This design comes from an exercise in tuning for small area and a short achievable clock period on the open sky130 flow, not from production work. Function was checked by simulation only, so behaviour that the tests miss may differ from the original. Power figures rest on the tool's default switching activity, not on a simulated workload.

--- flow/config.mk ---
export PLATFORM = sky130hd
export DESIGN_NAME = rdmx_shim
export DESIGN_NICKNAME = rdmx_shim
export VERILOG_FILES = /design/flow/design.v
export SDC_FILE = /design/flow/constraint.sdc
export NUM_CORES = 4
export LEC_CHECK = 0
export CAP_MARGIN = 20
export CORE_AREA = 10 10 750 750
export DIE_AREA = 0 0 760 760
export PLACE_DENSITY = 0.5
export SLEW_MARGIN = 20
--- flow/constraint.sdc ---
create_clock -name core_clock -period 7.5 [get_ports {clk}]
set_input_delay 1.5000 -clock core_clock [delete_from_list [all_inputs] [get_ports {clk}]]
set_output_delay 1.5000 -clock core_clock [all_outputs]
set_load 0.01 [all_outputs]
--- flow/design.v ---
module rdmx_shim #
(
    parameter DATA_WBITS = 512
)
(
    input clk, resetn,
    output reg[31:0] FRAME_COUNT,
    input[15:0] PACKET_SIZE,
    input[31:0] FRAME_SIZE,
    input[63:0] FD_RING_ADDR, FD_RING_SIZE,
    input[63:0] MD_RING_ADDR, MD_RING_SIZE,
    input[63:0] FC_ADDR,
    input [DATA_WBITS-1:0] AXIS_FD_TDATA,
    input                  AXIS_FD_TVALID,
    input                  AXIS_FD_TLAST,
    output                 AXIS_FD_TREADY,
    input[DATA_WBITS-1:0]  AXIS_MD_TDATA,
    input                  AXIS_MD_TVALID,
    output                 AXIS_MD_TREADY,
    output reg [63:0]                        M_AXI_AWADDR,
    output reg [39:0]                        M_AXI_AWUSER,
    output reg [7:0]                         M_AXI_AWLEN,
    output     [2:0]                         M_AXI_AWSIZE,
    output     [3:0]                         M_AXI_AWID,
    output     [1:0]                         M_AXI_AWBURST,
    output                                   M_AXI_AWLOCK,
    output     [3:0]                         M_AXI_AWCACHE,
    output     [3:0]                         M_AXI_AWQOS,
    output     [2:0]                         M_AXI_AWPROT,
    output reg                               M_AXI_AWVALID,
    input                                                   M_AXI_AWREADY,
    output reg[DATA_WBITS-1:0]              M_AXI_WDATA,
    output reg[(DATA_WBITS/8)-1:0]          M_AXI_WSTRB,
    output reg                              M_AXI_WVALID,
    output reg                              M_AXI_WLAST,
    input                                                   M_AXI_WREADY,
    input[1:0]                                              M_AXI_BRESP,
    input                                                   M_AXI_BVALID,
    output                                  M_AXI_BREADY,
    output           eof
);
localparam METADATA_WIDTH = 128;
wire[7:0] cycles_per_packet = PACKET_SIZE / (DATA_WBITS/8);
reg [63:0] fd_ptr;
wire[63:0] next_fd_ptr = fd_ptr + PACKET_SIZE;   
reg [63:0] md_ptr;
wire[63:0] next_md_ptr = md_ptr + METADATA_WIDTH;
reg[8:0] beat;
wire first_beat = (M_AXI_WVALID & M_AXI_WREADY & (beat == 0));
reg[2:0]   fsm_state;
localparam FSM_RESET       = 0;
localparam FSM_START       = 1;
localparam FSM_XFER_PACKET = 2;
localparam FSM_OUTPUT_MD1  = 3;
localparam FSM_OUTPUT_MD2  = 4;
localparam FSM_OUTPUT_FC   = 5;
reg[DATA_WBITS-1:0] metadata[0:1];
wire[31:0] fc_plus_one = (FRAME_COUNT + 1);
reg [31:0] packets_per_frame;
wire[31:0] packets_per_half_frame = packets_per_frame / 2;
always @* begin
    case (PACKET_SIZE)
          64:   packets_per_frame = FRAME_SIZE /   64;
         128:   packets_per_frame = FRAME_SIZE /  128;
         256:   packets_per_frame = FRAME_SIZE /  256;
         512:   packets_per_frame = FRAME_SIZE /  512;
        1024:   packets_per_frame = FRAME_SIZE / 1024;
        2048:   packets_per_frame = FRAME_SIZE / 2048;
        4096:   packets_per_frame = FRAME_SIZE / 4096;
        8192:   packets_per_frame = FRAME_SIZE / 8192;
     default:   packets_per_frame = 1;
    endcase
end
reg[1:0] mdsm_state;
reg      fetch_metadata;
wire     metadata_ready = (mdsm_state == 2);
assign AXIS_MD_TREADY = (resetn == 1 && mdsm_state < 2);
always @(posedge clk) begin
    if (resetn == 0) begin
        mdsm_state <= 0;
    end else case(mdsm_state)
        0:  if (AXIS_MD_TVALID & AXIS_MD_TREADY) begin
                metadata[0] <= AXIS_MD_TDATA;
                mdsm_state  <= 1;
            end
        1:  if (AXIS_MD_TVALID & AXIS_MD_TREADY) begin
                metadata[1] <= AXIS_MD_TDATA;
                mdsm_state  <= 2;
            end
        2:  if (fetch_metadata) mdsm_state <= 0;
    endcase
end
reg[2:0]   output_mode;
localparam OM_RESET = 0;
localparam OM_FD    = 1;   
localparam OM_MD1   = 2;   
localparam OM_MD2   = 3;   
localparam OM_FC    = 4;   
always @* begin
    case (fsm_state)
        FSM_XFER_PACKET:    output_mode = OM_FD;     
        FSM_OUTPUT_MD1:     output_mode = OM_MD1;    
        FSM_OUTPUT_MD2:     output_mode = OM_MD2;    
        FSM_OUTPUT_FC:      output_mode = OM_FC;     
        default:            output_mode = OM_RESET;
    endcase
end
always @* begin
    case (output_mode)
        OM_FD   :   M_AXI_WDATA = AXIS_FD_TDATA;
        OM_MD1  :   M_AXI_WDATA = metadata[0];
        OM_MD2  :   M_AXI_WDATA = metadata[1];
        OM_FC   :   M_AXI_WDATA = FRAME_COUNT + 1;
        default :   M_AXI_WDATA = 0;
    endcase
end
always @* begin
    case (output_mode)
        OM_FD   :   M_AXI_WLAST = AXIS_FD_TLAST;
        OM_MD2  :   M_AXI_WLAST = 1;
        OM_FC   :   M_AXI_WLAST = 1;
        default :   M_AXI_WLAST = 0;
    endcase
end
always @* begin
    case (output_mode)
        OM_FC   :   M_AXI_WSTRB = 4'hF;
        default :   M_AXI_WSTRB = -1; 
    endcase
end
always @* begin
    case (output_mode)
        OM_FD   :   M_AXI_WVALID = AXIS_FD_TVALID;
        OM_MD1  :   M_AXI_WVALID = metadata_ready;
        OM_MD2  :   M_AXI_WVALID = metadata_ready;
        OM_FC   :   M_AXI_WVALID = 1;
        default :   M_AXI_WVALID = 0;
    endcase
end
assign M_AXI_AWID    = 0;
assign M_AXI_AWSIZE  = $clog2(DATA_WBITS/8);
assign M_AXI_AWBURST = 1;        
assign M_AXI_AWLOCK  = 0;        
assign M_AXI_AWCACHE = 0;        
assign M_AXI_AWPROT  = 1;        
assign M_AXI_AWQOS   = 0;        
always @* begin
    case (output_mode)
        OM_FD   :   M_AXI_AWADDR = FD_RING_ADDR + fd_ptr;
        OM_MD1  :   M_AXI_AWADDR = MD_RING_ADDR + md_ptr;
        OM_MD2  :   M_AXI_AWADDR = MD_RING_ADDR + md_ptr;
        OM_FC   :   M_AXI_AWADDR = FC_ADDR;
        default :   M_AXI_AWADDR = 0;
    endcase
end
always @* begin
    case (output_mode)
        OM_FD   :   M_AXI_AWLEN = cycles_per_packet - 1;
        OM_MD1  :   M_AXI_AWLEN = 1;
        OM_MD2  :   M_AXI_AWLEN = 1;
        default :   M_AXI_AWLEN = 0;
    endcase
end
always @* begin
    case (output_mode)
        OM_FD   :   M_AXI_AWVALID = first_beat;
        OM_MD1  :   M_AXI_AWVALID = first_beat;
        OM_FC   :   M_AXI_AWVALID = first_beat;
        default :   M_AXI_AWVALID = 0;
    endcase
end
always @* begin
    case (output_mode)
        OM_FC   :   M_AXI_AWUSER = {8'b1, fc_plus_one};
        default :   M_AXI_AWUSER = {8'b0, fc_plus_one};
    endcase
end
assign M_AXI_BREADY = 1;
assign AXIS_FD_TREADY = (output_mode == OM_FD) & M_AXI_WREADY;
always @(posedge clk) begin
    case(fsm_state)
        FSM_START:
            fd_ptr <= 0;
        FSM_XFER_PACKET:
            if (M_AXI_WVALID & M_AXI_WREADY & M_AXI_WLAST) begin
                if (next_fd_ptr < FD_RING_SIZE)
                    fd_ptr <= next_fd_ptr;
                else
                    fd_ptr <= 0;
            end
    endcase
end
always @(posedge clk) begin
    case(fsm_state)
        FSM_START:
            md_ptr <= 0;
        FSM_OUTPUT_MD2:
            if (M_AXI_WVALID & M_AXI_WREADY) begin
                if (next_md_ptr < MD_RING_SIZE)
                    md_ptr <= next_md_ptr;
                else
                    md_ptr <= 0;
            end
    endcase
end
reg[31:0] packet_count;
always @(posedge clk) begin
    fetch_metadata <= 0;
    if (resetn == 0) begin
        fsm_state   <= FSM_RESET;
        FRAME_COUNT <= 0;
    end else case(fsm_state)
        FSM_RESET:
            fsm_state <= FSM_START;
        FSM_START:
            begin
                beat         <= 0;
                FRAME_COUNT  <= 0;
                packet_count <= 1;
                fsm_state    <= FSM_XFER_PACKET;
            end
        FSM_XFER_PACKET:
            if (M_AXI_WVALID & M_AXI_WREADY) begin
                beat <= beat + 1;
                if (M_AXI_WLAST) begin
                    beat <= 0;
                    if (packet_count == packets_per_half_frame) begin
                        fsm_state <= FSM_OUTPUT_MD1;
                    end else
                        packet_count <= packet_count + 1;
                end
            end
        FSM_OUTPUT_MD1:
            if (M_AXI_WVALID & M_AXI_WREADY) begin
                beat      <= 1;
                fsm_state <= FSM_OUTPUT_MD2;
            end
        FSM_OUTPUT_MD2:
            if (M_AXI_WVALID & M_AXI_WREADY) begin
                fetch_metadata <= 1;
                beat           <= 0;
                fsm_state      <= FSM_OUTPUT_FC;
            end
        FSM_OUTPUT_FC:
            if (M_AXI_WVALID & M_AXI_WREADY) begin
                FRAME_COUNT  <= FRAME_COUNT + 1;
                packet_count <= 1;
                fsm_state    <= FSM_XFER_PACKET;
            end
    endcase
end
assign eof = (fsm_state == FSM_OUTPUT_FC) & M_AXI_WVALID & M_AXI_WREADY;
endmodule
--- flow/run.sh ---
#!/bin/bash
# synth_recipe.tcl (not shown) runs the flow's synth.tcl, then flattens the netlist and writes it again
# the make line also repeats each setting of config.mk as NAME=value (left out here)
make -C /OpenROAD-flow-scripts/flow DESIGN_CONFIG=/design/flow/config.mk WORK_HOME=/design/flow/orfs CLKGATE_MAP_FILE= SYNTH_SCRIPT=/design/flow/synth_recipe.tcl finish
Fig. 1: pin placement
The bar under the picture is 200 um long. Pins as bars across the die edge, other pins in gray.
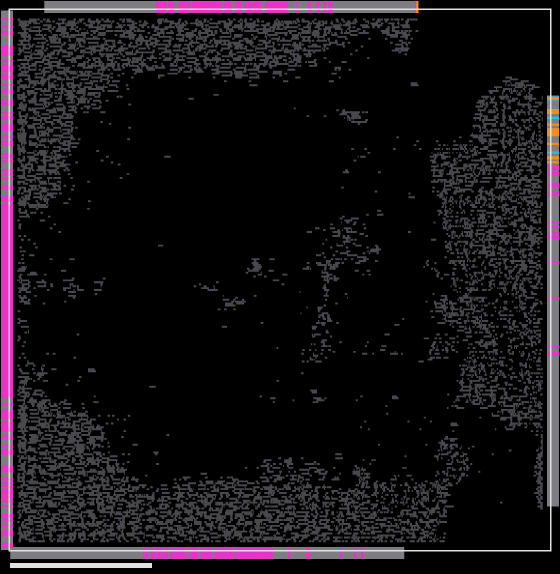
| port | color | pins | direction | edge |
|---|---|---|---|---|
| AXIS_FD_TDATA | magenta | 512 | input | 295 left, 107 top, 90 bottom, 20 right |
| M_AXI_AWID | cyan | 4 | output | right |
| PACKET_SIZE | orange | 16 | input | 15 right, 1 top |
all pins by edge: 600 bottom, 569 top, 557 left, 424 right
number of port buffers: 2105
die width: 760 um
Chip Height: 760 um

Fig. 2: CTS result over the die
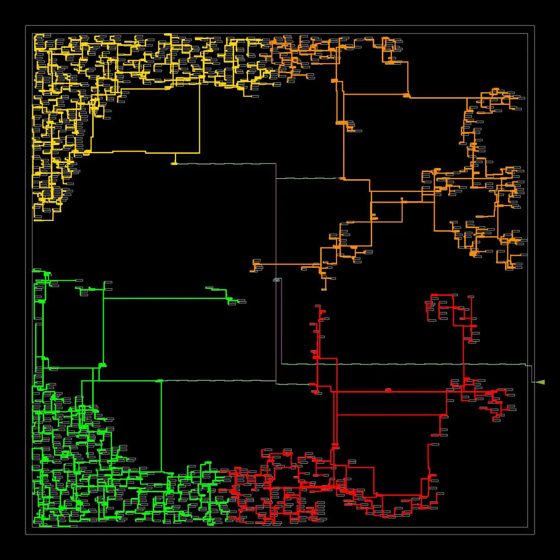
CTS sink cnt: 1231
H-tree depth: 4
sequential cells: 1231
CTS Buf Count: 167
root buffer cell: clkbuf_16

Fig. 3: sequential cells grouped by signal name
The bar under the picture is 200 um long. Other sequential cells in the stronger gray, the rest of the logic in the fainter gray.
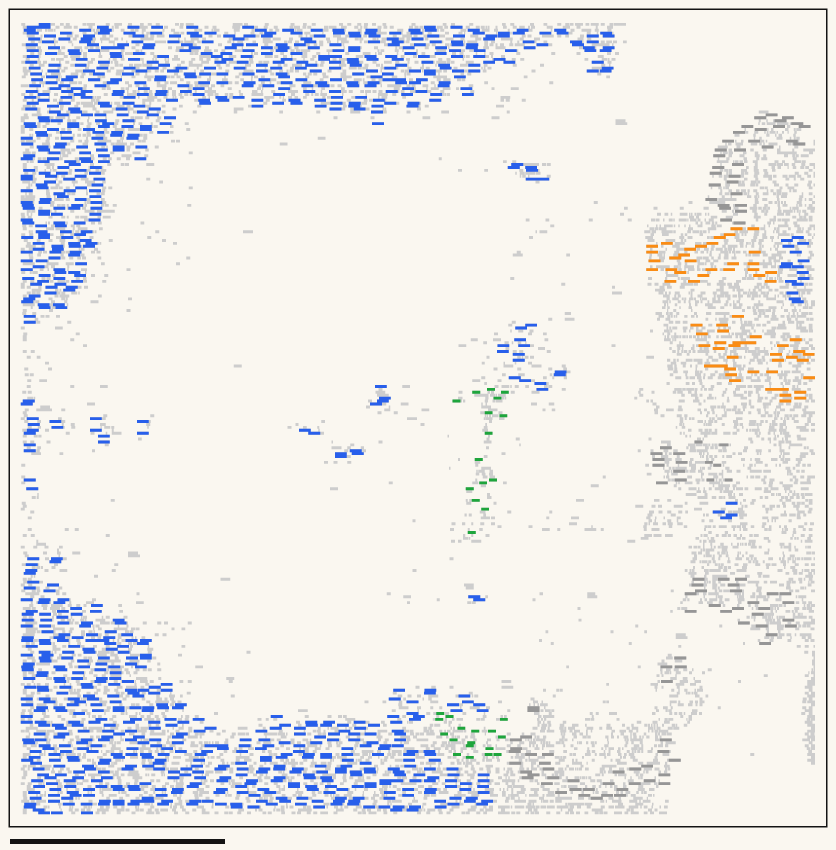
| name in the netlist | color | placed flops |
|---|---|---|
| metadata | blue | 1024 |
| FRAME_COUNT | green | 32 |
| fd_ptr | orange | 64 |
not colored: 111
sequential fraction of total cell area: 35.15%
sequential power: 0.00872 W
fin util: 19.09%
Sequential Area: 36590 um2

==> out/metrics.yaml <==
seq_power_share_pct: 36.1
clockBufferDepth: 4
post-synth-top-area-cell: "edfxtp_1"
hp-class: "reg -> reg"
multi_input_area_um2: 28200
whs_endpoint: "FRAME_COUNT[10]"
ys_warn_count: 2
synth.avg_cell_area_um2: 11.19
setup_viol: 0
reg2regPathDepth: 19
grt_pass1_wl_um: 668000
dpl-instance-area_um2: 98440
synth_top_family_by_area: "compound AO/OA/AOI/OAI gates"
finalCritPeriodShare_pct: 97.73
mostFrequentLayoutCell: "clkdlybuf4s50_1"
ys_ff_latch: 1231
taps: 7234
worstSetupPathType: "in -> out"
cpMostUsedCell: "buf_4"
detail_route.vias_per_cell: 3.904
max_stage_delay_ns: 0.56
wl_met2_um: 270400
buffer_area_share_pct: 22.98
largest_cell_class: "flip-flops and latches"
worstPathArrival_ns: 5.83
totalWireLength_um: 534900
path_max_fanout: 7
critical-path-top-delay-family: "buffers and inverters"
maxCapViolations: 0
fmax_mhz: 136.4
cp_data_required_time_ns: 6.00
drc: 0
tns_ns: 0
clock_cell_area_share_pct: 5.197
inv_count: 205
synth_edf_count: 1193
critPathLaunchType: "input pin"
clkSlewWorstSetupHoldPaths_ns: 0.06
finalMaxSlewViolations: 0
met1_usage_pct: 18.42
r2r-end: "md_ptr[6]"
tritoncts: "built"
combPwrFrac_pct: 30.1
min_path_cells: 2
hold_violations: 0
final_nets: 9867
start_util_pct: 12.32
ctsHoldBuffers: 0
drive_above_1_share_pct: 8.061
synthTopCellsByCount: "1193 x edfxtp_1, 747 x nand2_1, 656 x o21ai_0"
timing.critical_path.from: "MD_RING_ADDR[0]"
gr-usage-all-layers_pct: 17.55
grt_pass1_vias: 59250
critical_path.endpoint: "M_AXI_AWADDR[62]"
row_count: 271
n_all_buffers: 2403
gp_congestion: 0.9741
antenna_found_initial: 391
cp.depth: 18
globalRouteOverflowTotal: 0
ir_worst_vdd_uv: 302.9
postCtsSetupRepairBufs: 0
outcome: "timing/DRC/antenna clean"
clkLatencyLatePin_ns: 0.91
synthToLayoutAreaGrowth_pct: 54.96
synthTopCellsByArea: "edfxtp_1 53%, mux2i_1 7.7%, ha_1 5.2%, o21ai_0 4.9%, nand2_1 4.2%"
syn_area_um2: 67180
busiest_layer: "met2"
multi_input_area_share_pct: 27.09
total_power_w: 0.02415
ios: 2150
wl_met3_um: 49290
top_register: "metadata"
muxShareOfSynthArea_pct: 7.787

==> port drivers added, routing unchanged <==
The results above use ideal ports. As a check the final layout listed here was re-extracted and re-timed, cells and wires unchanged. Step 1 (the two cells are an assumption about what drives the block):
set clk [get_ports {clk}]
set_driving_cell -lib_cell sky130_fd_sc_hd__clkbuf_16 $clk
set_driving_cell -lib_cell sky130_fd_sc_hd__buf_2 [delete_from_list [all_inputs] $clk]
Step 2 times the ports against the registers' clock, not the clock port: input delays grow and output delays shrink by t, the midpoint of the rising clock arrivals with the driver on. Slacks: no drivers / after step 1 / after step 2; pairs: no drivers / after step 1.
t (ns): 0.966
slack for setup (ns): 0.171 / 0.013 / 0.013
worst setup path at the end: input to output
latest minus earliest clock arrival (ns): 0.105 / 0.105
slew at the worst register clock pin (ns): 0.06 / 0.06
After both steps setup and hold are still met in this run. The setup slack of this run moves by -0.158 ns with the drivers and by -0.158 ns with both steps.
